What follows belongs to an exercise in optimizing a design on an open flow for small area and a short achievable clock period; a production flow would make more cautious choices.
Where RTL was checked, it was by simulation tests only, not by an equivalence proof against the original.
The series may have gaps, and a smaller design here may also do less where the tests do not look.
Function not checked in run 2: the RTL went through the layout flow alone.

===== flow/run.sh =====
#!/bin/bash
# synth_recipe.tcl (not shown) runs the flow's synth.tcl, then flattens the netlist and writes it again
# the make line also repeats each setting of config.mk as NAME=value (left out here)
make -C /OpenROAD-flow-scripts/flow DESIGN_CONFIG=/design/flow/config.mk WORK_HOME=/design/flow/orfs CLKGATE_MAP_FILE= SYNTH_SCRIPT=/design/flow/synth_recipe.tcl finish

===== flow/config.mk =====
export PLATFORM = sky130hd
export DESIGN_NAME = ParzenWindow_NP
export DESIGN_NICKNAME = ParzenWindow_NP
export VERILOG_FILES = /design/flow/design.v
export SDC_FILE = /design/flow/constraint.sdc
export NUM_CORES = 4
export LEC_CHECK = 0
export CAP_MARGIN = 20
export CORE_MARGIN = 2
export CORE_UTILIZATION = 40
export SLEW_MARGIN = 20

===== flow/constraint.sdc =====
create_clock -name core_clock -period 16.0 [get_ports {clk_i}]
set_input_delay 3.2000 -clock core_clock [delete_from_list [all_inputs] [get_ports {clk_i}]]
set_output_delay 3.2000 -clock core_clock [all_outputs]
set_load 0.01 [all_outputs]

===== flow/design.v =====
`default_nettype none
module ParzenWindow_NP #(
    parameter WINDOW_SIZE_POW2 = 10,
    parameter INTERNAL_FRAC = 16,
    parameter OUTPUT_INT = 10, 
    parameter OUTPUT_FRAC = 16
) (
    input logic clk_i,
    input logic rst_i,
    input logic[WINDOW_SIZE_POW2-1:0] tri_i,
    output logic[OUTPUT_INT+OUTPUT_FRAC-1:0] win_o
);
localparam B_INT = WINDOW_SIZE_POW2;
localparam B2_INT = B_INT + B_INT;
localparam B3_INT = B2_INT + B_INT;
localparam B_SCALE_INT = B_INT + 3;
localparam B_FRAC = INTERNAL_FRAC;
localparam B2_FRAC = B_FRAC + B_FRAC;
localparam B3_FRAC = B2_FRAC + B_FRAC;
localparam B_SCALE_FRAC = B_FRAC;
logic[B_INT-1:-B_FRAC] abs_n;
logic[B_INT-1:-B_FRAC] b;
logic[B2_INT-1:-B2_FRAC] b2;
logic[B3_INT-1:-B3_FRAC] b3;
logic[B_SCALE_INT-1:-B_SCALE_FRAC] c6b1;
logic[B_SCALE_INT-1:-B_SCALE_FRAC] c6b2;
logic[B_SCALE_INT-1:-B_SCALE_FRAC] c6b3;
logic[B_SCALE_INT-1:-B_SCALE_FRAC] c2b3;
logic[B_INT-1:-B_FRAC] one_constant;
logic[B_INT-1:-B_FRAC] two_constant;
logic[B_INT-1:-B_FRAC] f1;
logic[B_INT-1:-B_FRAC] f2;
assign abs_n[B_INT-1:0] = tri_i;
assign abs_n[-1:-B_FRAC] = '0;
assign b = abs_n >> (WINDOW_SIZE_POW2-1);
assign b2 = b*b; 
assign b3 = b2*b; 
assign c6b1 = b*6;
assign c6b2 = b2[B_INT-1:-B_FRAC]*6;
assign c6b3 = b3[B_INT-1:-B_FRAC]*6;
assign c2b3 = b3[B_INT-1:-B_FRAC]*2;
assign one_constant[B_INT-1:0] = 1;
assign one_constant[-1:-B_FRAC] = '0;
assign two_constant[B_INT-1:0] = 2;
assign two_constant[-1:-B_FRAC] = '0;
assign f1 = one_constant - c6b2 + c6b3;
assign f2 = two_constant - c6b1 + c6b2 - c2b3;
always_ff @(posedge clk_i) begin
    if (rst_i == 1'b0) begin
        win_o <= '0;
    end else begin
        if (tri_i[WINDOW_SIZE_POW2-1:WINDOW_SIZE_POW2-2] > 0) begin
            win_o <= f1;
        end else begin
            win_o <= f2;
        end
    end
end
endmodule

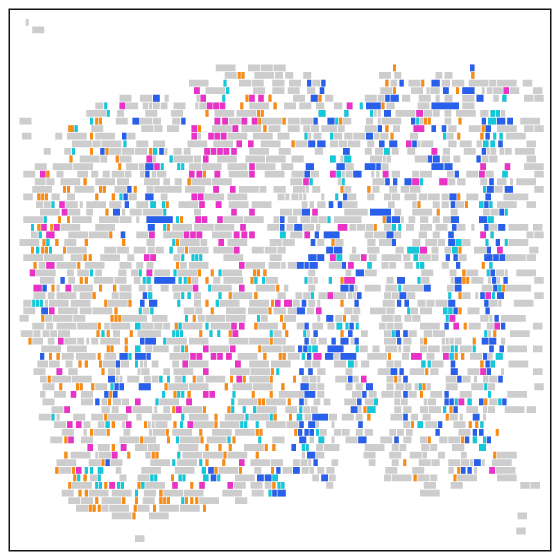
(run_1/logic_types.png)
| color | family | cells |
|---|---|---|
| cyan | nand cells | 223 |
| orange | inv cells | 279 |
| blue | aoi and oai cells | 243 |
| magenta | and/or cells | 148 |
final cell count without fillers: 2,360
multi-input gate share of total cell area: 77.28%

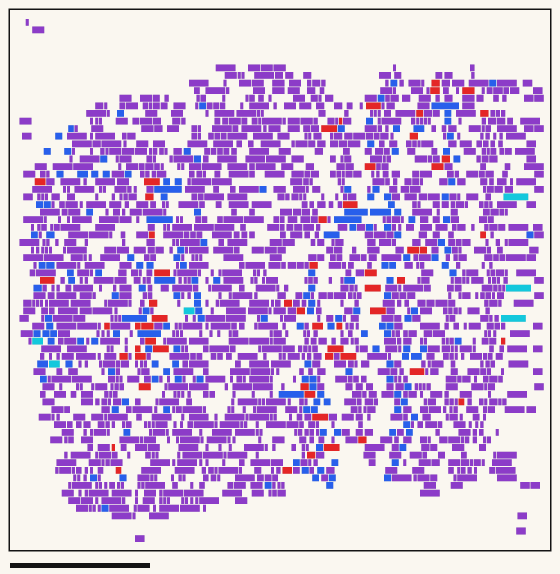
(run_1/sizes.png)
Bar = 50 um.
| color | size | cells | share |
|---|---|---|---|
| purple | _0 and _1 cells | 1,652 | 87% |
| cyan | _6 and larger | 6 | 0.32% |
| blue | _3 and _4 cells | 183 | 9.6% |
| red | _2 cells | 58 | 3.1% |

==> impl_metrics.toml, run 1 <==
[status]
status = "timing/DRC/antenna clean"

[grt]
antenna_found_initial = 0
grt.overflow.total = 0
grt-busiest-layer = "met2"
grt_pass1_wl_um = 61970
met1_usage_pct = 27.61
grt_max_degree = 29
grt_pass1_vias = 12640
grt_use_total_pct = 19.99
grt_util_met3_pct = 0.3835
grt.met2_usage_pct = 35.49

[clock_tree]
path_clk_slew_ps = 60
cts_buffers = 3
clock_sinks = 23
cts_hold_buf = 0
h-tree-depth = 1
clock-root-buffer = "clkbuf_16"
cts_buffer_depth = 2
cts_tree = "yes"

[logic_synthesis]
muxShareOfSynthArea_pct = 0.3573
synth_simple_gate_area_share_pct = 18.47
yosysUniqueCellTypes = 89
synth_common_cells = "274 x inv_1, 222 x ha_1, 192 x fa_1"
ys_ff_latch = 23
syn_area_sq_um = 14360
yosysTopAreaCellShare_pct = 26.77
syn_avg_cell_area_sq_um = 8.223
synth_edf_count = 0
synth-compound-area-share_pct = 14.56
synthMostInstantiatedCell = "inv_1"
async_flop_share_pct = 0
synthCells = 1746
synthAdderAreaFrac_pct = 46.12
synth_seq_area_share_pct = 3.207
ys_warn_count = 1
synth_ff_type = "dfxtp_1"
synthTopCellsByArea = "fa_1 27%, ha_1 19%, inv_1 7.2%"
yosysTopAreaCell = "fa_1"
synth_top_family_by_area = "adder cells"
synth_xor_xnor_area_share_pct = 8.349

[floorplanning]
die_h_um = 193.5
rows = 69
pin_count = 38
die_area_sq_um = 37420
chipWidth_um = 193.5

[timing]
setup_slack_ps = 484.8
final-hold-violation-count = 0
finalSetupTns_ps = 0
fmax_mhz = 64.45
max-slew-margin-rel_pct = 45.25
worst_pin_slew_ps = 819.5
setup_viol = 0
slew_violations = 0
fin_crit_sh_pct = 96.97
whs_ps = 3687
fin_crit_ps = 15520

[route]
ant_nets = 0
drcViolationCount = 0
drt-total-wl_um = 37300
vias = 12190
drtIter0Drc = 571
vias_per_cell = 5.166
dr.pass1.iters = 5
wire_per_inst_um = 15.81

[cells_and_area]
largest_reg_flops = 23
nFillCells = 3517
area_growth_pct = 16.40
reg_top3 = "win_o x23"
top_register = "win_o"
final_nets = 2326
num_antenna_cells = 0
drive_gt1_share_pct = 13.01
postLayoutCellArea_sq_um = 16710

[run]
drv_cap = 0

[worst_setup_path]
cp.required_ps = 16140
crit_path_frequent_cell = "fa_1"
critPathCaptureType = "flip-flop"
path_max_fanout = 9
critical_path_class = "in2reg"
start_kind = "input pin"
crit_slowest_cell = "fa_1"
critPathMaxStageDelay_ps = 550
cp.arrival_ps = 15650

[place]
io_buffers = 36
dp_slack_ps = -486.1
dpl.hpwl_um = 32160
finalWeightedCongestion = 0.9207
place_area_sq_um = 16200

[hold_path]
worstHoldPathType = "in2reg"
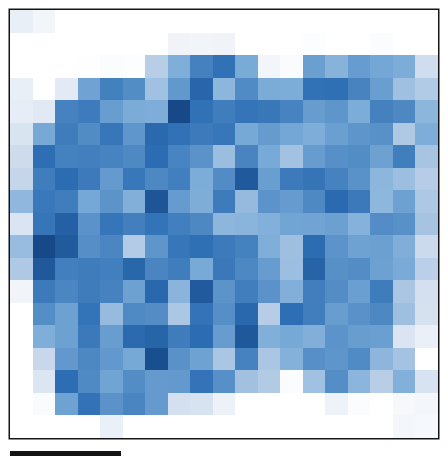
(run_1/cell_density.png)
Bar = 50 um. 19 x 19 tiles, from white (low) to dark blue (high), 0 to 100% covered.
mean over tiles: 43%
nearly empty tiles: 19%
fullest tile: 90%
emptiest ninth of the die: north-west
tiles over 75% full: 6.9%
total core area: 35,480 sq um
Util after Layout: 47.10%
initial core utilization: 40.46%

## run 1: placed cells by master (no fill, tap or decap), types with 4 or more instances in the layout
cell type | netlist | layout
and3_1 | 15 | 15
xnor2_1 | 87 | 82
o21ai_0 | 56 | 48
nor2_1 | 88 | 84
a211oi_1 | 15 | 13
a2111oi_0 | 6 | 5
ha_1 | 222 | 219
dfxtp_1 | 23 | 23
nor4_1 | 6 | 6
clkdlybuf4s50_1 | 0 | 31
a31oi_1 | 8 | 7
and2_1 | 107 | 104
nor2b_1 | 15 | 15
o211ai_1 | 4 | 4
nand3b_1 | 4 | 4
xor2_1 | 43 | 41
a21boi_0 | 8 | 6
nand2b_1 | 7 | 7
o21a_1 | 14 | 14
a41oi_1 | 5 | 4
nor3b_1 | 7 | 6
nand4_1 | 11 | 11
or3_1 | 12 | 12
buf_4 | 3 | 163
nor3_1 | 27 | 26
o22ai_1 | 4 | 4
o21ai_1 | 4 | 11
a21oi_2 | 2 | 10
inv_1 | 274 | 273
a21o_1 | 39 | 39
dlymetal6s2s_1 | 0 | 5
o31ai_1 | 6 | 5
xnor2_2 | 2 | 6
nand2_1 | 174 | 171
o21bai_1 | 16 | 14
mux2i_1 | 4 | 4
a21oi_1 | 88 | 80
fa_1 | 192 | 192
o31a_1 | 6 | 6
nand3_1 | 24 | 24
## run 1: critical path, delay by kind of cell
kind,cells,cell delay (ps)
AND/OR/NAND/NOR,7,1190
buffers and inverters,13,1960
AO/OA/AOI/OAI,11,2490
adder cells (fa/ha/maj),15,6240
XOR/XNOR,3,570
## run 1: path summary, 6_finish.rpt
| check | start | to | cells past startpoint |
|---|---|---|---|
| hold / removal | rst_i | win_o[18] | 3 |
| setup / recovery | tri_i[4] | win_o[20] | 49 |
## run 1: layout make-up
| type | count | area, sq um | area share, % |
|---|---|---|---|
| well taps | 461 | 576.8 | 3.451 |
| inverters | 279 | 1050 | 6.281 |
| repair buffers | 202 | 1630 | 9.755 |
| multi-input cells | 1391 | 12910 | 77.28 |
| clock buffers | 3 | 75.07 | 0.4492 |
| flip-flops and latches | 23 | 460.4 | 2.755 |
| clock inverters | 1 | 5.005 | 0.02995 |
## run 1: metal layers
layer  up-vias  wire, um  share of wire, %
li1       6056         -                 -
met1      5876     17770                48
met2       216     17930                48
met3        43       930               2.5
met4         0       665               1.8
met5         -         0                 0
## run 1: timing repair
| item | in CTS | in global routing |
|---|---|---|
| pin swaps | 0 | 22 |
| setup buffers | 0 | 15 |
| gates resized for setup | 6 | 69 |
| setup endpoints to repair | 4 | 8 |
## run 1: kinds of logic after synthesis
group	count (synthesis)
AO/OA/AOI/OAI	316
XOR/XNOR	133
adder cells (fa/ha/maj)	414
buffers and inverters	332
flip-flops	23
multiplexers	5
other	1
AND/OR/NAND/NOR	522
## run 1: through the flow
step	cells
after global routing	2360
final	2360
after detailed placement	2341
after global placement	2341
after CTS	2345
after floorplan	1746
--- run 2: outline of the changes from run 1 ---
flow/design.v: 59 -> 2267 lines; modules unchanged: 0
  ParzenWindow_NP: edited, 58 -> 2258 lines
  pw_fa: new, 4 lines
  pw_ha: new, 4 lines
==> module pw_fa as of run 2 <==
module pw_fa(input wire a, input wire b, input wire c, output wire s, output wire co);
assign s = a ^ b ^ c;
assign co = (a & b) | (a & c) | (b & c);
endmodule
==> module pw_ha as of run 2 <==
module pw_ha(input wire a, input wire b, output wire s, output wire co);
assign s = a ^ b;
assign co = a & b;
endmodule
--- a/flow/config.mk
+++ b/flow/config.mk
@@ -10,2 +10,4 @@
 export CORE_UTILIZATION = 40
 export SLEW_MARGIN = 20
+export SYNTH_HIERARCHICAL = 1
+export SYNTH_MINIMUM_KEEP_SIZE = 0
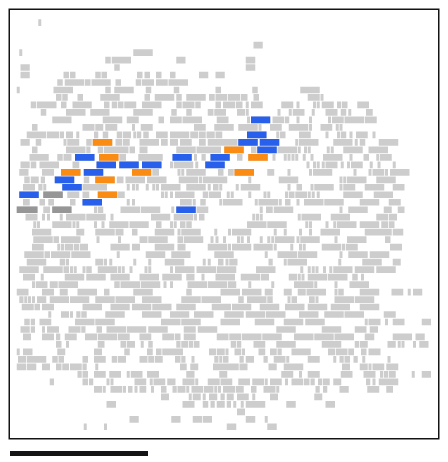
(run_2/flops_by_reg.png)
Bar = 50 um. Other sequential cells in the stronger gray, the rest of the logic in the fainter gray.
| color | name in the netlist | flops |
|---|---|---|
| blue | `S_q` | 18 |
| orange | `tr` | 9 |
not colored: 3

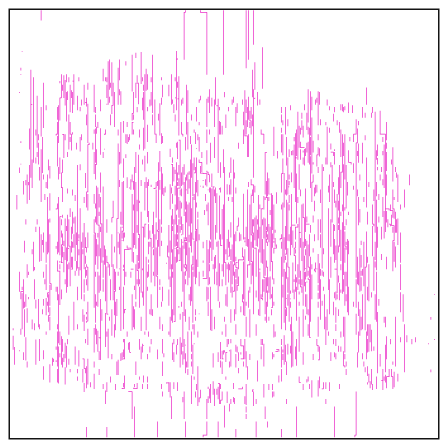
(run_2/layer_met2.png)
nets with wire on the layer: 1,043
wire length on this layer: 9,460 um
longest straight run: 49.0 um

==> impl_metrics.toml, run 2 <==
[logic_synthesis]
synth_seq_area_share_pct = 6.538
yosysUniqueCellTypes = 52
yosysTopAreaCellShare_pct = 44.24
synth_edf_count = 0
synthCells = 923
yosysTopAreaCell = "fa_1"
ys_warn_count = 7
synthTopCellsByArea = "fa_1 44%, ha_1 15%, nand2_1 6.6%"
syn_avg_cell_area_sq_um = 9.953
synthMostInstantiatedCell = "fa_1"
ys_ff_latch = 30
synth_ff_type = "dfxtp_1"
synth_common_cells = "203 x fa_1, 162 x nand2_1, 108 x ha_1"
async_flop_share_pct = 0
syn_area_sq_um = 9186

[cells_and_area]
top_register = "S_q"
final_nets = 1225
final_common_cell = "fa_1"
stdcell_count = 1188
num_antenna_cells = 0
layout_common_cells = "203 x fa_1, 162 x nand2_1, 108 x ha_1, 84 x and2_1, 70 x inv_1"
largest_reg_flops = 18
seq_area_sq_um = 601.8
final_core_util_pct = 43.11
nFillCells = 2228
drive_gt1_share_pct = 3.322
multi_input_area_sq_um = 7970
area_growth_pct = 5.925
postLayoutCellArea_sq_um = 9731
reg_top3 = "S_q x18, tr x9"

[timing]
fin_crit_sh_pct = 75.31
finalSetupTns_ps = 0
fin_crit_ps = 12050
final-hold-violation-count = 0
max-slew-margin-rel_pct = 51.24
worst_pin_slew_ps = 730.5
slew_violations = 0
setup_viol = 0
fmax_mhz = 82.99
rsz0062_at_grt = "false"

[clock_tree]
cts.repair.resized = 0
h-tree-depth = 2
clock-root-buffer = "clkbuf_16"
clock_sinks = 30
cts_tree = "yes"
cts_hold_buf = 0
cts_setup_buffers = 0
path_clk_slew_ps = 50
cts_buffer_depth = 2
cts_buffers = 5

[route]
drcViolationCount = 0
wire_per_inst_um = 15.95
dr.pass1.iters = 5
drtIter0Drc = 246
vias = 6186
ant_nets = 0
vias_per_cell = 5.207
drt-total-wl_um = 18950

[floorplanning]
die_area_sq_um = 24190
rows = 55
pin_count = 38
core_area_sq_um = 22570
start_util_pct = 40.70
die_h_um = 155.5
chipWidth_um = 155.5

[worst_setup_path]
crit_path_frequent_cell = "fa_1"
crit_slowest_cell = "dfxtp_1"
path_max_fanout = 20
critPathMaxStageDelay_ps = 790
cp-startpoint = "tr[2]"
start_kind = "flip-flop"
cp.required_ps = 12800
critPathCaptureType = "primary output"
cp.arrival_ps = 8850
critical_path_class = "reg2out"

[status]
status = "timing/DRC/antenna clean"

[hold_path]
worstHoldStart = "tri_i[0]"
whs_path_depth = 2
worstHoldPathType = "in2reg"

[place]
finalWeightedCongestion = 0.8326
place_area_sq_um = 9565
dpl.hpwl_um = 15170
io_buffers = 31
place_inst = 1180

[run]
drv_cap = 0

[grt]
grt_pass1_vias = 6492
grt_max_degree = 36
grt_pass1_wl_um = 32290
grt.overflow.total = 0
antenna_found_initial = 0
grt_use_total_pct = 16.41
## run 2: cell count changes after synthesis, moves of 16 or more
cell and change:
buf_4 +23, a21oi_1 -68, a21o_1 -24, xnor2_1 -66
a2bb2oi_1 +16, and2_1 -23, o21ai_0 -44, inv_1 -204
nand3_1 -18, xor2_1 -28, ha_1 -114, nor3_1 -24
nor2_1 -78
## run 2: path summary, 6_finish.rpt
| check | end |
|---|---|
| setup / recovery | win_o[20] |
| hold / removal | S_q[2] |
## run 2: Yosys stat by module (local to each module, per instance)
| module | flops+latches | area (sq um) | times used |
|---|---|---|---|
| ParzenWindow_NP | 30 | 5162 | 1 |
| pw_fa | 0 | 20.02 | 191 |
| pw_ha | 0 | 12.51 | 16 |
## run 2: critical path, delay by kind of cell, from the launching register on
kind | cells | cell delay, ps
AOI/OAI and AO/OA | 9 | 2490
xor gates and xnor gates | 2 | 240
adders and majority gates | 8 | 3430
buffers and inverters | 2 | 600
DFF | 1 | 790
and+or+nand+nor | 4 | 1020
## run 2: cells by family (layout without fill, tap and decap cells)
family	count (synthesis)	count (layout)	share of synthesized area [%]
AO/OA/AOI/OAI	96	96	8.009
XOR/XNOR	36	36	3.432
adder cells (fa/ha/maj)	311	311	58.95
buffers and inverters	143	118	6.905
flip-flops	30	30	6.538
other	1	6	0.04082
AND/OR/NAND/NOR	306	306	16.13
## run 2: area by class of cell
class,instances,area share (%)
clock buffers,5,1.286
clock inverters,3,0.4115
inverters,71,2.739
multi-input cells,755,81.91
flip-flops and latches,30,6.185
well taps,285,3.665
repair buffers,39,3.806
## run 2: per-stage QoR
stage                     hold WS (ps)  worst slack [ps]
after floorplan                   3272              5231
after global placement            4045              4357
after detailed placement          4046              4254
after CTS                         3765              3915
after global routing              3829              3409
final                             3746              3950
## run 2: routing by layer
layer  track usage [%]  routed length (um)  up-vias
met2             27.77                9455      136
met1             23.85                8650     3150
li1                  -                   -     2888
met4             1.747                 142        0
met5                 0                   0        -
met3             1.444                 700       12
## Run 3: what changed since run 2
--- a/flow/design.v
+++ b/flow/design.v
@@ -1028,181 +1028,162 @@
 wire y1216;
 wire y1217;
 wire y1218;
-wire za1219;
-wire za1220;
-wire za1221;
-wire za1222;
-wire za1223;
-wire za1224;
-wire za1225;
-wire za1226;
-wire za1227;
-wire za1228;
-wire za1229;
-wire za1230;
-wire za1231;
-wire za1232;
-wire za1233;
-wire za1234;
-wire za1235;
-wire za1236;
-wire za1237;
-wire za1238;
-wire zb1239;
-wire zb1240;
-wire zb1241;
-wire zb1242;
-wire zb1243;
-wire zb1244;
-wire zb1245;
-wire zb1246;
-wire zb1247;
-wire zb1248;
-wire zb1249;
-wire zb1250;
-wire zb1251;
-wire zb1252;
-wire zb1253;
-wire zb1254;
-wire zb1255;
-wire zb1256;
-wire zb1257;
-wire g1258;
-wire p1259;
-wire g1260;
-wire p1261;
-wire g1262;
-wire p1263;
-wire g1264;
-wire p1265;
-wire g1266;
-wire p1267;
-wire g1268;
-wire p1269;
-wire g1270;
-wire p1271;
-wire g1272;
-wire p1273;
-wire g1274;
-wire p1275;
-wire g1276;
-wire p1277;
-wire g1278;
-wire p1279;
-wire g1280;
-wire p1281;
-wire g1282;
-wire p1283;
-wire g1284;
-wire p1285;
-wire g1286;
-wire p1287;
-wire g1288;
-wire p1289;
-wire g1290;
-wire p1291;
-wire g1292;
-wire p1293;
-wire g1294;
-wire p1295;
-wire Q1296;
-wire G1297;
-wire Q1298;
-wire G1299;
-wire Q1300;
-wire G1301;
-wire Q1302;
-wire G1303;
-wire Q1304;
-wire G1305;
-wire Q1306;
-wire G1307;
-wire Q1308;
-wire G1309;
-wire Q1310;
-wire G1311;
-wire Q1312;
-wire G1313;
-wire Q1314;
-wire G1315;
-wire Q1316;
-wire G1317;
-wire Q1318;
-wire G1319;
-wire Q1320;
-wire G1321;
-wire Q1322;
-wire G1323;
-wire Q1324;
-wire G1325;
-wire Q1326;
-wire G1327;
-wire Q1328;
-wire G1329;
-wire Q1330;
-wire G1331;
-wire Q1332;
-wire G1333;
-wire Q1334;
-wire G1335;
-wire Q1336;
-wire G1337;
-wire Q1338;
-wire G1339;
-wire Q1340;
-wire G1341;
-wire Q1342;
-wire G1343;
-wire Q1344;
-wire G1345;
-wire Q1346;
-wire G1347;
-wire Q1348;
-wire G1349;
-wire Q1350;
-wire G1351;
-wire Q1352;
-wire G1353;
-wire Q1354;
-wire G1355;
-wire Q1356;
-wire G1357;
-wire Q1358;
-wire G1359;
-wire Q1360;
-wire G1361;
-wire Q1362;
-wire G1363;
-wire Q1364;
-wire G1365;
-wire Q1366;
-wire G1367;
-wire Q1368;
-wire G1369;
-wire Q1370;
-wire G1371;
-wire Q1372;
-wire G1373;
-wire Q1374;
-wire z1375;
-wire z1376;
-wire z1377;
-wire z1378;
-wire z1379;
-wire z1380;
-wire z1381;
-wire z1382;
-wire z1383;
-wire z1384;
-wire z1385;
-wire z1386;
-wire z1387;
-wire z1388;
-wire z1389;
-wire z1390;
-wire z1391;
-wire z1392;
-wire z1393;
+wire ny1219;
+wire ny1220;
+wire ny1221;
+wire ny1222;
+wire ny1223;
+wire ny1224;
+wire ny1225;
+wire ny1226;
+wire ny1227;
+wire ny1228;
+wire ny1229;
+wire ny1230;
+wire ny1231;
+wire ny1232;
+wire ny1233;
+wire ny1234;
+wire ny1235;
+wire ny1236;
+wire ny1237;
+wire ny1238;
+wire g1239;
+wire p1240;
+wire g1241;
+wire p1242;
+wire g1243;
+wire p1244;
+wire g1245;
+wire p1246;
+wire g1247;
+wire p1248;
+wire g1249;
+wire p1250;
+wire g1251;
+wire p1252;
+wire g1253;
+wire p1254;
+wire g1255;
+wire p1256;
+wire g1257;
+wire p1258;
+wire g1259;
+wire p1260;
+wire g1261;
+wire p1262;
+wire g1263;
+wire p1264;
+wire g1265;
+wire p1266;
+wire g1267;
+wire p1268;
+wire g1269;
+wire p1270;
+wire g1271;
+wire p1272;
+wire g1273;
+wire p1274;
+wire g1275;
+wire p1276;
+wire Q1277;
+wire G1278;
+wire Q1279;
+wire G1280;
+wire Q1281;
+wire G1282;
+wire Q1283;
+wire G1284;
+wire Q1285;
+wire G1286;
+wire Q1287;
+wire G1288;
+wire Q1289;
+wire G1290;
+wire Q1291;
+wire G1292;
+wire Q1293;
+wire G1294;
+wire Q1295;
+wire G1296;
+wire Q1297;
+wire G1298;
+wire Q1299;
+wire G1300;
+wire Q1301;
+wire G1302;
+wire Q1303;
+wire G1304;
+wire Q1305;
+wire G1306;
+wire Q1307;
+wire G1308;
+wire Q1309;
+wire G1310;
+wire Q1311;
+wire G1312;
+wire Q1313;
+wire G1314;
+wire Q1315;
+wire G1316;
+wire Q1317;
+wire G1318;
+wire Q1319;
+wire G1320;
+wire Q1321;
+wire G1322;
+wire Q1323;
+wire G1324;
+wire Q1325;
+wire G1326;
+wire Q1327;
+wire G1328;
+wire Q1329;
+wire G1330;
+wire Q1331;
+wire G1332;
+wire Q1333;
+wire G1334;
+wire Q1335;
+wire G1336;
+wire Q1337;
+wire G1338;
+wire Q1339;
+wire G1340;
+wire Q1341;
+wire G1342;
+wire Q1343;
+wire G1344;
+wire Q1345;
+wire G1346;
+wire Q1347;
+wire G1348;
+wire Q1349;
+wire G1350;
+wire Q1351;
+wire G1352;
+wire Q1353;
+wire G1354;
+wire Q1355;
+wire t31356;
+wire t31357;
+wire t31358;
+wire t31359;
+wire t31360;
+wire t31361;
+wire t31362;
+wire t31363;
+wire t31364;
+wire t31365;
+wire t31366;
+wire t31367;
+wire t31368;
+wire t31369;
+wire t31370;
+wire t31371;
+wire t31372;
+wire t31373;
+wire t31374;
 assign nt0 = ~t[0];
 assign nt1 = ~t[1];
 assign nt2 = ~t[2];
@@ -2046,201 +2027,182 @@
 assign Yp[17] = y1216;
 assign Yp[18] = y1217;
 assign Yp[19] = y1218;
-assign za1219 = Yp[0] ^ k1_r;
-assign za1220 = Yp[1] ^ k1_r;
-assign za1221 = Yp[2] ^ k1_r;
-assign za1222 = Yp[3] ^ k1_r;
-assign za1223 = Yp[4] ^ k1_r;
-assign za1224 = Yp[5] ^ k1_r;
-assign za1225 = Yp[6] ^ k1_r;
-assign za1226 = Yp[7] ^ k1_r;
-assign za1227 = Yp[8] ^ k1_r;
-assign za1228 = Yp[9] ^ k1_r;
-assign za1229 = Yp[10] ^ k1_r;
-assign za1230 = Yp[11] ^ k1_r;
-assign za1231 = Yp[12] ^ k1_r;
-assign za1232 = Yp[13] ^ k1_r;
-assign za1233 = Yp[14] ^ k1_r;
-assign za1234 = Yp[15] ^ k1_r;
-assign za1235 = Yp[16] ^ k1_r;
-assign za1236 = Yp[17] ^ k1_r;
-assign za1237 = Yp[18] ^ k1_r;
-assign za1238 = Yp[19] ^ k1_r;
-assign zb1239 = ~Yp[0] & k1_r;
-assign zb1240 = ~Yp[1] & k1_r;
-assign zb1241 = ~Yp[2] & k1_r;
-assign zb1242 = ~Yp[3] & k1_r;
-assign zb1243 = ~Yp[4] & k1_r;
-assign zb1244 = ~Yp[5] & k1_r;
-assign zb1245 = ~Yp[6] & k1_r;
-assign zb1246 = ~Yp[7] & k1_r;
-assign zb1247 = ~Yp[8] & k1_r;
-assign zb1248 = ~Yp[9] & k1_r;
-assign zb1249 = ~Yp[10] & k1_r;
-assign zb1250 = ~Yp[11] & k1_r;
-assign zb1251 = ~Yp[12] & k1_r;
-assign zb1252 = ~Yp[13] & k1_r;
-assign zb1253 = ~Yp[14] & k1_r;
-assign zb1254 = ~Yp[15] & k1_r;
-assign zb1255 = ~Yp[16] & k1_r;
-assign zb1256 = ~Yp[17] & k1_r;
-assign zb1257 = ~Yp[18] & k1_r;
-assign g1258 = za1220 & zb1239;
-assign p1259 = za1220 ^ zb1239;
-assign g1260 = za1221 & zb1240;
-assign p1261 = za1221 ^ zb1240;
-assign g1262 = za1222 & zb1241;
-assign p1263 = za1222 ^ zb1241;
-assign g1264 = za1223 & zb1242;
-assign p1265 = za1223 ^ zb1242;
-assign g1266 = za1224 & zb1243;
-assign p1267 = za1224 ^ zb1243;
-assign g1268 = za1225 & zb1244;
-assign p1269 = za1225 ^ zb1244;
-assign g1270 = za1226 & zb1245;
-assign p1271 = za1226 ^ zb1245;
-assign g1272 = za1227 & zb1246;
-assign p1273 = za1227 ^ zb1246;
-assign g1274 = za1228 & zb1247;
-assign p1275 = za1228 ^ zb1247;
-assign g1276 = za1229 & zb1248;
-assign p1277 = za1229 ^ zb1248;
-assign g1278 = za1230 & zb1249;
-assign p1279 = za1230 ^ zb1249;
-assign g1280 = za1231 & zb1250;
-assign p1281 = za1231 ^ zb1250;
-assign g1282 = za1232 & zb1251;
-assign p1283 = za1232 ^ zb1251;
-assign g1284 = za1233 & zb1252;
-assign p1285 = za1233 ^ zb1252;
-assign g1286 = za1234 & zb1253;
-assign p1287 = za1234 ^ zb1253;
-assign g1288 = za1235 & zb1254;
-assign p1289 = za1235 ^ zb1254;
-assign g1290 = za1236 & zb1255;
-assign p1291 = za1236 ^ zb1255;
-assign g1292 = za1237 & zb1256;
-assign p1293 = za1237 ^ zb1256;
-assign g1294 = za1238 & zb1257;
-assign p1295 = za1238 ^ zb1257;
-assign Q1296 = p1259 & za1219;
-assign G1297 = g1262 | (p1263 & g1260);
-assign Q1298 = p1263 & p1261;
-assign G1299 = g1266 | (p1267 & g1264);
-assign Q1300 = p1267 & p1265;
-assign G1301 = g1270 | (p1271 & g1268);
-assign Q1302 = p1271 & p1269;
-assign G1303 = g1274 | (p1275 & g1272);
-assign Q1304 = p1275 & p1273;
-assign G1305 = g1278 | (p1279 & g1276);
-assign Q1306 = p1279 & p1277;
-assign G1307 = g1282 | (p1283 & g1280);
-assign Q1308 = p1283 & p1281;
-assign G1309 = g1286 | (p1287 & g1284);
-assign Q1310 = p1287 & p1285;
-assign G1311 = g1290 | (p1291 & g1288);
-assign Q1312 = p1291 & p1289;
-assign G1313 = g1294 | (p1295 & g1292);
-assign Q1314 = p1295 & p1293;
-assign G1315 = g1260 | (p1261 & g1258);
-assign Q1316 = p1261 & Q1296;
-assign G1317 = G1297 | (Q1298 & g1258);
-assign Q1318 = Q1298 & Q1296;
-assign G1319 = g1268 | (p1269 & G1299);
-assign Q1320 = p1269 & Q1300;
-assign G1321 = G1301 | (Q1302 & G1299);
-assign Q1322 = Q1302 & Q1300;
-assign G1323 = g1276 | (p1277 & G1303);
-assign Q1324 = p1277 & Q1304;
-assign G1325 = G1305 | (Q1306 & G1303);
-assign Q1326 = Q1306 & Q1304;
-assign G1327 = g1284 | (p1285 & G1307);
-assign Q1328 = p1285 & Q1308;
-assign G1329 = G1309 | (Q1310 & G1307);
-assign Q1330 = Q1310 & Q1308;
-assign G1331 = g1292 | (p1293 & G1311);
-assign Q1332 = p1293 & Q1312;
-assign G1333 = G1313 | (Q1314 & G1311);
-assign Q1334 = Q1314 & Q1312;
-assign G1335 = g1264 | (p1265 & G1317);
-assign Q1336 = p1265 & Q1318;
-assign G1337 = G1299 | (Q1300 & G1317);
-assign Q1338 = Q1300 & Q1318;
-assign G1339 = G1319 | (Q1320 & G1317);
-assign Q1340 = Q1320 & Q1318;
-assign G1341 = G1321 | (Q1322 & G1317);
-assign Q1342 = Q1322 & Q1318;
-assign G1343 = g1280 | (p1281 & G1325);
-assign Q1344 = p1281 & Q1326;
-assign G1345 = G1307 | (Q1308 & G1325);
-assign Q1346 = Q1308 & Q1326;
-assign G1347 = G1327 | (Q1328 & G1325);
-assign Q1348 = Q1328 & Q1326;
-assign G1349 = G1329 | (Q1330 & G1325);
-assign Q1350 = Q1330 & Q1326;
-assign G1351 = g1272 | (p1273 & G1341);
-assign Q1352 = p1273 & Q1342;
-assign G1353 = G1303 | (Q1304 & G1341);
-assign Q1354 = Q1304 & Q1342;
-assign G1355 = G1323 | (Q1324 & G1341);
-assign Q1356 = Q1324 & Q1342;
-assign G1357 = G1325 | (Q1326 & G1341);
-assign Q1358 = Q1326 & Q1342;
-assign G1359 = G1343 | (Q1344 & G1341);
-assign Q1360 = Q1344 & Q1342;
-assign G1361 = G1345 | (Q1346 & G1341);
-assign Q1362 = Q1346 & Q1342;
-assign G1363 = G1347 | (Q1348 & G1341);
-assign Q1364 = Q1348 & Q1342;
-assign G1365 = G1349 | (Q1350 & G1341);
-assign Q1366 = Q1350 & Q1342;
-assign G1367 = g1288 | (p1289 & G1365);
-assign Q1368 = p1289 & Q1366;
-assign G1369 = G1311 | (Q1312 & G1365);
-assign Q1370 = Q1312 & Q1366;
-assign G1371 = G1331 | (Q1332 & G1365);
-assign Q1372 = Q1332 & Q1366;
-assign G1373 = G1333 | (Q1334 & G1365);
-assign Q1374 = Q1334 & Q1366;
-assign z1375 = p1259 ^ 1'b0;
-assign z1376 = p1261 ^ g1258;
-assign z1377 = p1263 ^ G1315;
-assign z1378 = p1265 ^ G1317;
-assign z1379 = p1267 ^ G1335;
-assign z1380 = p1269 ^ G1337;
-assign z1381 = p1271 ^ G1339;
-assign z1382 = p1273 ^ G1341;
-assign z1383 = p1275 ^ G1351;
-assign z1384 = p1277 ^ G1353;
-assign z1385 = p1279 ^ G1355;
-assign z1386 = p1281 ^ G1357;
-assign z1387 = p1283 ^ G1359;
-assign z1388 = p1285 ^ G1361;
-assign z1389 = p1287 ^ G1363;
-assign z1390 = p1289 ^ G1365;
-assign z1391 = p1291 ^ G1367;
-assign z1392 = p1293 ^ G1369;
-assign z1393 = p1295 ^ G1371;
-assign Z[0] = za1219;
-assign Z[1] = z1375;
-assign Z[2] = z1376;
-assign Z[3] = z1377;
-assign Z[4] = z1378;
-assign Z[5] = z1379;
-assign Z[6] = z1380;
-assign Z[7] = z1381;
-assign Z[8] = z1382;
-assign Z[9] = z1383;
-assign Z[10] = z1384;
-assign Z[11] = z1385;
-assign Z[12] = z1386;
-assign Z[13] = z1387;
-assign Z[14] = z1388;
-assign Z[15] = z1389;
-assign Z[16] = z1390;
-assign Z[17] = z1391;
-assign Z[18] = z1392;
-assign Z[19] = z1393;
+assign ny1219 = ~Yp[0];
+assign ny1220 = ~Yp[1];
+assign ny1221 = ~Yp[2];
+assign ny1222 = ~Yp[3];
+assign ny1223 = ~Yp[4];
+assign ny1224 = ~Yp[5];
+assign ny1225 = ~Yp[6];
+assign ny1226 = ~Yp[7];
+assign ny1227 = ~Yp[8];
+assign ny1228 = ~Yp[9];
+assign ny1229 = ~Yp[10];
+assign ny1230 = ~Yp[11];
+assign ny1231 = ~Yp[12];
+assign ny1232 = ~Yp[13];
+assign ny1233 = ~Yp[14];
+assign ny1234 = ~Yp[15];
+assign ny1235 = ~Yp[16];
+assign ny1236 = ~Yp[17];
+assign ny1237 = ~Yp[18];
+assign ny1238 = ~Yp[19];
+assign g1239 = ny1220 & ny1219;
+assign p1240 = ny1220 ^ ny1219;
+assign g1241 = ny1221 & ny1220;
+assign p1242 = ny1221 ^ ny1220;
+assign g1243 = ny1222 & ny1221;
+assign p1244 = ny1222 ^ ny1221;
+assign g1245 = ny1223 & ny1222;
+assign p1246 = ny1223 ^ ny1222;
+assign g1247 = ny1224 & ny1223;
+assign p1248 = ny1224 ^ ny1223;
+assign g1249 = ny1225 & ny1224;
+assign p1250 = ny1225 ^ ny1224;
+assign g1251 = ny1226 & ny1225;
+assign p1252 = ny1226 ^ ny1225;
+assign g1253 = ny1227 & ny1226;
+assign p1254 = ny1227 ^ ny1226;
+assign g1255 = ny1228 & ny1227;
+assign p1256 = ny1228 ^ ny1227;
+assign g1257 = ny1229 & ny1228;
+assign p1258 = ny1229 ^ ny1228;
+assign g1259 = ny1230 & ny1229;
+assign p1260 = ny1230 ^ ny1229;
+assign g1261 = ny1231 & ny1230;
+assign p1262 = ny1231 ^ ny1230;
+assign g1263 = ny1232 & ny1231;
+assign p1264 = ny1232 ^ ny1231;
+assign g1265 = ny1233 & ny1232;
+assign p1266 = ny1233 ^ ny1232;
+assign g1267 = ny1234 & ny1233;
+assign p1268 = ny1234 ^ ny1233;
+assign g1269 = ny1235 & ny1234;
+assign p1270 = ny1235 ^ ny1234;
+assign g1271 = ny1236 & ny1235;
+assign p1272 = ny1236 ^ ny1235;
+assign g1273 = ny1237 & ny1236;
+assign p1274 = ny1237 ^ ny1236;
+assign g1275 = ny1238 & ny1237;
+assign p1276 = ny1238 ^ ny1237;
+assign Q1277 = p1240 & ny1219;
+assign G1278 = g1243 | (p1244 & g1241);
+assign Q1279 = p1244 & p1242;
+assign G1280 = g1247 | (p1248 & g1245);
+assign Q1281 = p1248 & p1246;
+assign G1282 = g1251 | (p1252 & g1249);
+assign Q1283 = p1252 & p1250;
+assign G1284 = g1255 | (p1256 & g1253);
+assign Q1285 = p1256 & p1254;
+assign G1286 = g1259 | (p1260 & g1257);
+assign Q1287 = p1260 & p1258;
+assign G1288 = g1263 | (p1264 & g1261);
+assign Q1289 = p1264 & p1262;
+assign G1290 = g1267 | (p1268 & g1265);
+assign Q1291 = p1268 & p1266;
+assign G1292 = g1271 | (p1272 & g1269);
+assign Q1293 = p1272 & p1270;
+assign G1294 = g1275 | (p1276 & g1273);
+assign Q1295 = p1276 & p1274;
+assign G1296 = g1241 | (p1242 & g1239);
+assign Q1297 = p1242 & Q1277;
+assign G1298 = G1278 | (Q1279 & g1239);
+assign Q1299 = Q1279 & Q1277;
+assign G1300 = g1249 | (p1250 & G1280);
+assign Q1301 = p1250 & Q1281;
+assign G1302 = G1282 | (Q1283 & G1280);
+assign Q1303 = Q1283 & Q1281;
+assign G1304 = g1257 | (p1258 & G1284);
+assign Q1305 = p1258 & Q1285;
+assign G1306 = G1286 | (Q1287 & G1284);
+assign Q1307 = Q1287 & Q1285;
+assign G1308 = g1265 | (p1266 & G1288);
+assign Q1309 = p1266 & Q1289;
+assign G1310 = G1290 | (Q1291 & G1288);
+assign Q1311 = Q1291 & Q1289;
+assign G1312 = g1273 | (p1274 & G1292);
+assign Q1313 = p1274 & Q1293;
+assign G1314 = G1294 | (Q1295 & G1292);
+assign Q1315 = Q1295 & Q1293;
+assign G1316 = g1245 | (p1246 & G1298);
+assign Q1317 = p1246 & Q1299;
+assign G1318 = G1280 | (Q1281 & G1298);
+assign Q1319 = Q1281 & Q1299;
+assign G1320 = G1300 | (Q1301 & G1298);
+assign Q1321 = Q1301 & Q1299;
+assign G1322 = G1302 | (Q1303 & G1298);
+assign Q1323 = Q1303 & Q1299;
+assign G1324 = g1261 | (p1262 & G1306);
+assign Q1325 = p1262 & Q1307;
+assign G1326 = G1288 | (Q1289 & G1306);
+assign Q1327 = Q1289 & Q1307;
+assign G1328 = G1308 | (Q1309 & G1306);
+assign Q1329 = Q1309 & Q1307;
+assign G1330 = G1310 | (Q1311 & G1306);
+assign Q1331 = Q1311 & Q1307;
+assign G1332 = g1253 | (p1254 & G1322);
+assign Q1333 = p1254 & Q1323;
+assign G1334 = G1284 | (Q1285 & G1322);
+assign Q1335 = Q1285 & Q1323;
+assign G1336 = G1304 | (Q1305 & G1322);
+assign Q1337 = Q1305 & Q1323;
+assign G1338 = G1306 | (Q1307 & G1322);
+assign Q1339 = Q1307 & Q1323;
+assign G1340 = G1324 | (Q1325 & G1322);
+assign Q1341 = Q1325 & Q1323;
+assign G1342 = G1326 | (Q1327 & G1322);
+assign Q1343 = Q1327 & Q1323;
+assign G1344 = G1328 | (Q1329 & G1322);
+assign Q1345 = Q1329 & Q1323;
+assign G1346 = G1330 | (Q1331 & G1322);
+assign Q1347 = Q1331 & Q1323;
+assign G1348 = g1269 | (p1270 & G1346);
+assign Q1349 = p1270 & Q1347;
+assign G1350 = G1292 | (Q1293 & G1346);
+assign Q1351 = Q1293 & Q1347;
+assign G1352 = G1312 | (Q1313 & G1346);
+assign Q1353 = Q1313 & Q1347;
+assign G1354 = G1314 | (Q1315 & G1346);
+assign Q1355 = Q1315 & Q1347;
+assign t31356 = p1240 ^ 1'b0;
+assign t31357 = p1242 ^ g1239;
+assign t31358 = p1244 ^ G1296;
+assign t31359 = p1246 ^ G1298;
+assign t31360 = p1248 ^ G1316;
+assign t31361 = p1250 ^ G1318;
+assign t31362 = p1252 ^ G1320;
+assign t31363 = p1254 ^ G1322;
+assign t31364 = p1256 ^ G1332;
+assign t31365 = p1258 ^ G1334;
+assign t31366 = p1260 ^ G1336;
+assign t31367 = p1262 ^ G1338;
+assign t31368 = p1264 ^ G1340;
+assign t31369 = p1266 ^ G1342;
+assign t31370 = p1268 ^ G1344;
+assign t31371 = p1270 ^ G1346;
+assign t31372 = p1272 ^ G1348;
+assign t31373 = p1274 ^ G1350;
+assign t31374 = p1276 ^ G1352;
+assign Z[0] = k1_r ? ny1219 : Yp[0];
+assign Z[1] = k1_r ? t31356 : Yp[1];
+assign Z[2] = k1_r ? t31357 : Yp[2];
+assign Z[3] = k1_r ? t31358 : Yp[3];
+assign Z[4] = k1_r ? t31359 : Yp[4];
+assign Z[5] = k1_r ? t31360 : Yp[5];
+assign Z[6] = k1_r ? t31361 : Yp[6];
+assign Z[7] = k1_r ? t31362 : Yp[7];
+assign Z[8] = k1_r ? t31363 : Yp[8];
+assign Z[9] = k1_r ? t31364 : Yp[9];
+assign Z[10] = k1_r ? t31365 : Yp[10];
+assign Z[11] = k1_r ? t31366 : Yp[11];
+assign Z[12] = k1_r ? t31367 : Yp[12];
+assign Z[13] = k1_r ? t31368 : Yp[13];
+assign Z[14] = k1_r ? t31369 : Yp[14];
+assign Z[15] = k1_r ? t31370 : Yp[15];
+assign Z[16] = k1_r ? t31371 : Yp[16];
+assign Z[17] = k1_r ? t31372 : Yp[17];
+assign Z[18] = k1_r ? t31373 : Yp[18];
+assign Z[19] = k1_r ? t31374 : Yp[19];
 always_ff @(posedge clk_i) begin
     if (!rst_i) begin
         tr <= '0;
--- a/flow/config.mk
+++ b/flow/config.mk
@@ -8,6 +8,7 @@
 export CAP_MARGIN = 20
 export CORE_MARGIN = 2
 export CORE_UTILIZATION = 40
+export SETUP_SLACK_MARGIN = 5
 export SLEW_MARGIN = 20
 export SYNTH_HIERARCHICAL = 1
 export SYNTH_MINIMUM_KEEP_SIZE = 0
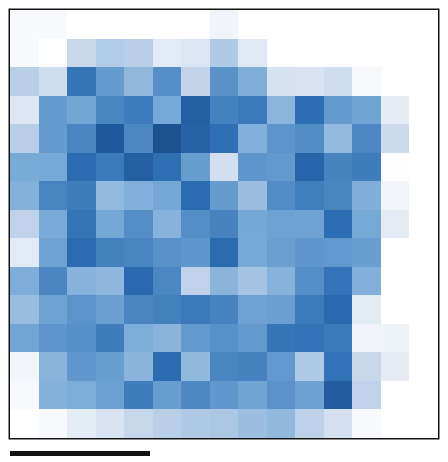
(run_3/cell_density.png)
Bar = 50 um. 15 x 15 tiles, from white (low) to dark blue (high), 0 to 100% covered.
total core area: 21,690 sq um
initial core utilization: 40.62%
Util after Layout: 44.78%

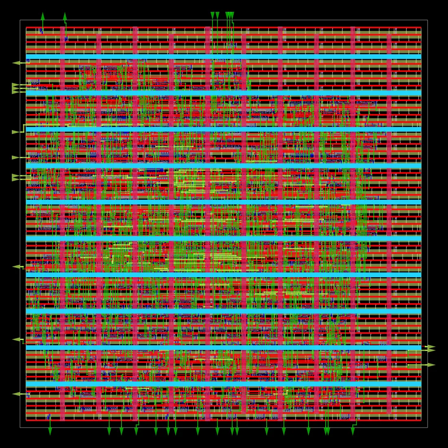
(run_3/chip.png)
Die W: 152.4 um
routed wire length: 19,340 um

==> impl_metrics.toml, run 3 <==
[clock_tree]
path_clk_slew_ps = 50
cts_buffers = 5
clock-root-buffer = "clkbuf_16"
clock_sinks = 30
cts_hold_buf = 0
cts_buffer_depth = 2
h-tree-depth = 2
cts_tree = "yes"

[run]
drv_cap = 0

[logic_synthesis]
synthCells = 881
synth_seq_area_share_pct = 6.817
syn_area_sq_um = 8810
yosysUniqueCellTypes = 54
ys_ff_latch = 30
synth_ff_type = "dfxtp_1"
synthTopCellsByArea = "fa_1 46%, ha_1 12%, nand2_1 7.3%"
synth_edf_count = 0
yosysTopAreaCellShare_pct = 46.13
syn_avg_cell_area_sq_um = 10.00
synthMostInstantiatedCell = "fa_1"
async_flop_share_pct = 0
synth_common_cells = "203 x fa_1, 172 x nand2_1, 88 x ha_1"
yosysTopAreaCell = "fa_1"
ys_warn_count = 7

[timing]
setup_viol = 0
max-slew-margin-rel_pct = 50.76
whs_ps = 3722
fmax_mhz = 92.59
setup_slack_ps = 5200
final-hold-violation-count = 0
worst_pin_slew_ps = 738.6
rsz0062_at_grt = "true"
slew_violations = 0
fin_crit_sh_pct = 67.50
finalSetupTns_ps = 0
fin_crit_ps = 10800

[place]
place_inst = 1147
dp_slack_ps = 4331
finalWeightedCongestion = 0.8354
place_area_sq_um = 9303
io_buffers = 31
dpl.hpwl_um = 14620

[worst_setup_path]
cp.required_ps = 12800
critPathMaxStageDelay_ps = 590
path_max_fanout = 14
start_kind = "flip-flop"
crit_slowest_cell = "fa_2"
crit_path_frequent_cell = "fa_1"
critical_path_class = "reg2out"
cp.arrival_ps = 7600
critPathCaptureType = "primary output"

[cells_and_area]
final_nets = 1185
layout_common_cells = "202 x fa_1, 172 x nand2_1, 88 x ha_1, 85 x and2_1, 50 x inv_1"
num_antenna_cells = 0
nFillCells = 2077
final_common_cell = "fa_1"
reg_top3 = "S_q x18, tr x9"
largest_reg_flops = 18
area_growth_pct = 10.25
drive_gt1_share_pct = 8.267
top_register = "S_q"
stdcell_count = 1163
postLayoutCellArea_sq_um = 9713

[route]
drtIter0Drc = 320
vias = 6130
vias_per_cell = 5.271
ant_nets = 0
drcViolationCount = 0
dr.pass1.iters = 5
wire_per_inst_um = 16.63

[grt]
antenna_found_initial = 0
grt_use_total_pct = 16.95
grt_pass1_wl_um = 32550
grt.overflow.total = 0
grt_max_degree = 53
grt_pass1_vias = 6512

[floorplanning]
die_area_sq_um = 23230
pin_count = 38
rows = 54

[hold_path]
whs_path_depth = 2
worstHoldPathType = "in2reg"

[status]
status = "timing/DRC/antenna clean"
## run 3: layer usage
layer | wire length (um) | track usage, % | share of wire (%) | vias to the layer above
met2 | 10070 | 30.12 | 52 | 124
met5 | 0 | 0 | 0 | -
met4 | 118 | 2.181 | 0.61 | 0
met3 | 683 | 1.337 | 3.5 | 10
met1 | 8463 | 23.38 | 44 | 3185
li1 | - | - | - | 2811
## run 3: modules after synthesis (local to each module, per instance)
module           cells inside  copies in the design
ParzenWindow_NP           674                     1
pw_fa                       1                   191
pw_ha                       1                    16
## run 3: worst max-delay path: cells and delay by family, from the launching register on
kind / cells / cell delay, ps
AOI/OAI and AO/OA: 9 / 1650
adders and majority gates: 8 / 3790
DFF: 1 / 380
muxes: 1 / 220
buffers and inverters: 3 / 500
xor gates and xnor gates: 1 / 140
and+or+nand+nor: 6 / 640
## run 3: kinds of logic (layout without fill, tap and decap cells)
group / after synthesis / count (layout) / share of synthesized area (%)
compound gates: 111 / 111 / 9.033
fa+ha+maj: 293 / 293 / 58.87
simple gates: 300 / 300 / 16.33
xor+xnor: 36 / 36 / 3.750
buf+inv: 107 / 104 / 4.815
mux: 3 / 3 / 0.3409
other cells: 1 / 6 / 0.04257
flops: 30 / 30 / 6.817
## run 3: what timing repair did
| item | 4_1_cts | 5_1_grt |
|---|---|---|
| endpoints found under the setup margin | 9 | 8 |
| resized for setup | 38 | 22 |
| cloned | 0 | 1 |
| pin swaps | 6 | 9 |
| setup buffers | 4 | 3 |
## run 3: final timing paths
kind	startpoint	endpoint	slack, ps
worst max-delay path	tr[0]	win_o[20]	5200
worst min-delay path	tri_i[0]	S_q[2]	3720
## run 3: final cells by class
cell class	count	area (sq um)	share of cell area (%)
clock buffer	6	138.9	1.430
clock inverter	2	12.51	0.1288
sequential	30	638.1	6.570
timing repair buffer	45	489.2	5.037
inverter	51	196.4	2.022
multi-input combinational	749	7888	81.21
tap	280	350.3	3.607
--- run 4: outline of the changes from run 3 ---
flow/design.v: 2229 -> 2156 lines; modules unchanged: 2
  ParzenWindow_NP: edited, 2220 -> 2147 lines
--- a/flow/config.mk
+++ b/flow/config.mk
@@ -8,5 +8,5 @@
 export CAP_MARGIN = 20
 export CORE_MARGIN = 2
-export CORE_UTILIZATION = 40
+export CORE_UTILIZATION = 60
 export SETUP_SLACK_MARGIN = 5
 export SLEW_MARGIN = 20
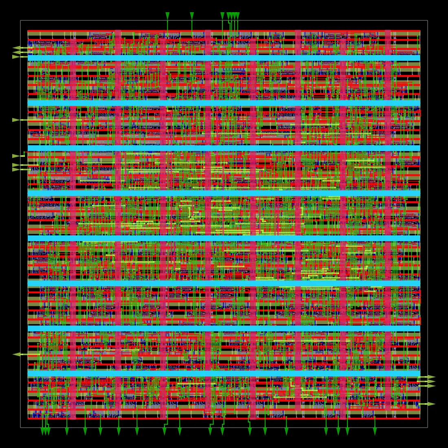
(run_4/chip.png)
Final Cell Area: 9527 sq um
Die H: 122.9 um

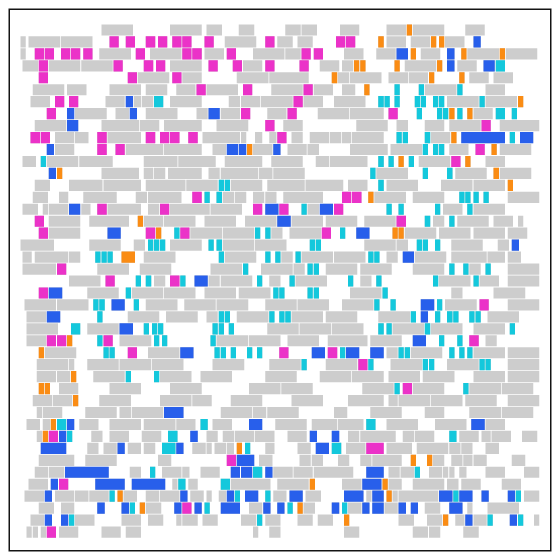
(run_4/logic_types.png)
| color | family | cells |
|---|---|---|
| blue | aoi and oai cells | 87 |
| cyan | nand cells | 178 |
| orange | inv cells | 51 |
| magenta | and/or cells | 90 |
most common cell after layout, fill and taps aside: fa_1
final cell count without fillers: 1,075
multi-input gate share of total cell area: 80.12%

==> impl_metrics.toml, run 4 <==
[floorplanning]
start_util_pct = 61.31
die_area_sq_um = 15090
rows = 43
pin_count = 38
core_area_sq_um = 13830
chipWidth_um = 122.9

[logic_synthesis]
yosysTopAreaCell = "fa_1"
synth_ff_type = "dfxtp_1"
synthCells = 862
yosysUniqueCellTypes = 52
synth_seq_area_share_pct = 7.085
syn_avg_cell_area_sq_um = 9.834
synth_edf_count = 0
syn_area_sq_um = 8477
ys_warn_count = 7
synth_common_cells = "187 x fa_1, 164 x nand2_1, 87 x ha_1"
synthMostInstantiatedCell = "fa_1"
synthTopCellsByArea = "fa_1 44%, ha_1 13%, nand2_1 7.3%"
ys_ff_latch = 30
yosysTopAreaCellShare_pct = 44.16
async_flop_share_pct = 0

[cells_and_area]
largest_reg_flops = 18
nFillCells = 1073
reg_top3 = "S_q x18, tr x9"
layout_common_cells = "184 x fa_1, 164 x nand2_1, 82 x and2_1, 82 x ha_1, 50 x inv_1"
final_nets = 1180
area_growth_pct = 12.38
drive_gt1_share_pct = 13.18
num_antenna_cells = 0
top_register = "S_q"

[route]
top_layer_used = "met4"
wire_per_inst_um = 17.67
drcViolationCount = 0
met1_length_um = 7808
met2WireLength_um = 9979
vias = 6194
ant_nets = 0
met3WireLength_um = 950
drtIter0Drc = 384
dr.pass1.iters = 4
drt-total-wl_um = 19000
vias_per_cell = 5.762

[place]
io_buffers = 31
dpl.hpwl_um = 13810
finalWeightedCongestion = 0.8213

[clock_tree]
cts_hold_buf = 0
clock-root-buffer = "clkbuf_16"
path_clk_slew_ps = 50
clock_sinks = 30
cts_tree = "yes"
h-tree-depth = 2
cts_buffer_depth = 2
cts_buffers = 5

[hold_path]
worstHoldEndpoint = "S_q[2]"
worstHoldStart = "tri_i[0]"
whs_path_depth = 2
worstHoldPathType = "in2reg"

[worst_setup_path]
critPathMaxStageDelay_ps = 570
cp.required_ps = 12800
crit_slowest_cell = "fa_1"
start_kind = "flip-flop"
path_max_fanout = 7
critical_path_class = "reg2out"
critPathCaptureType = "primary output"
cp.arrival_ps = 7520

[timing]
max-slew-margin-rel_pct = 53.21
finalSetupTns_ps = 0
fin_crit_ps = 10720
setup_viol = 0
rsz0062_at_grt = "false"
final-hold-violation-count = 0
worst_pin_slew_ps = 701.9
slew_violations = 0
fin_crit_sh_pct = 67.01
fmax_mhz = 93.27

[grt]
grt_pass1_vias = 6525
grt_use_total_pct = 26.21
grt_pass1_wl_um = 31140
grt_max_degree = 49
grt.overflow.total = 0
antenna_found_initial = 0

[run]
drv_cap = 0

[status]
status = "timing/DRC/antenna clean"
run 4: repair_timing:
item,CTS,global route
setup buffers,28,14
resized for setup,46,28
pin swaps,7,20
endpoints found under the setup margin,12,5
run 4: how the worst max path moves through the flow:
stage,from,endpoint,slack (ps),cells after the start
6_report,tr[1],win_o[20],5280,31
5_1_grt,S_q[12],win_o[20],4930,28
3_5_place_dp,tr[0],win_o[20],4370,28
2_1_floorplan,tr[3],win_o[20],5580,28
3_3_place_gp,tr[0],win_o[20],4560,28
4_1_cts,tr[1],win_o[20],5000,29
run 4: worst max-delay path: cells and delay by family, from the launching register on:
family	cells	cell delay, ps
AO/OA/AOI/OAI	12	2260
flip-flops	1	390
adder cells (fa/ha/maj)	7	2830
XOR/XNOR	2	420
multiplexers	1	180
AND/OR/NAND/NOR	5	620
buffers and inverters	4	550
run 4: stage by stage:
stage          std cells  utilization, %  worst slack [ps]  hold WS [ps]  area (sq um)
6_report            1075           68.90              5278          3713          9527
5_1_grt             1075           68.90              4927          3763          9527
4_1_cts             1061           67.35              5003          3715          9313
3_5_place_dp        1025           63.75              4366          3998          8815
3_3_place_gp        1025           63.75              4555          4003          8815
2_1_floorplan        867               -              5582          3272          8496
run 4: per-layer routing:
metal	up-vias	GRT usage, %
met1	3169	35.50
met3	29	3.253
met4	0	4.741
met2	181	45.75
met5	-	0
li1	2815	-
run 4: kinds of logic (layout without fill, tap and decap cells):
kind of cell / count (synthesis) / in the layout / share of synthesized area, %
flip-flops: 30 / 30 / 7.085
adder cells (fa/ha/maj): 274 / 274 / 57.00
XOR/XNOR: 37 / 37 / 4.074
buffers and inverters: 105 / 133 / 4.915
other: 1 / 6 / 0.04424
AO/OA/AOI/OAI: 106 / 106 / 9.210
AND/OR/NAND/NOR: 304 / 304 / 17.08
multiplexers: 5 / 5 / 0.5904
run 4: modules after synthesis (local to each module, per instance):
module / cells / flip-flops and latches
ParzenWindow_NP: 670 / 30
pw_fa: 1 / 0
pw_ha: 1 / 0
run 4: cell type report:
cell class                 count  area, sq um  area share [%]
timing repair buffer          74        653.1           6.856
clock inverter                 2        12.51          0.1313
inverter                      51        196.4           2.062
tap                          180        225.2           2.364
multi-input combinational    732         7632           80.12
clock buffer                   6        138.9           1.458
sequential                    30        668.1           7.013

-- what the ideal ports hide --
How much do the figures lean on ideal ports? The routed layouts below were timed once more, with nothing changed but the port constraints.
Step 1, drivers: a clkbuf_16 drives clk_i and a buf_2 each remaining input, both assumed.
Step 2 adds t to the input delays and takes it off the output delays; t is the mean of the earliest and latest rising clock arrival at the registers after step 1. Input paths then give back, and output paths get back, about the clock's delay inside the block.
Slacks: ideal / step 1 / step 2; pairs: ideal / step 1.
run	t (ns)	slack for setup (ns)	slew at the worst register clock pin (ns)
run 1	0.289	0.485 / 0.481 / 0.192	0.06 / 0.06
run 2	0.299	3.950 / 3.920 / 4.219	0.05 / 0.05
run 3	0.303	5.200 / 5.168 / 5.471	0.05 / 0.05
run 4	0.302	5.278 / 5.249 / 5.551	0.05 / 0.05
After both steps setup and hold are still met in every run listed. For run 1, which loses most, drivers alone change the setup slack by -0.004 ns; drivers and shift together by -0.293 ns.
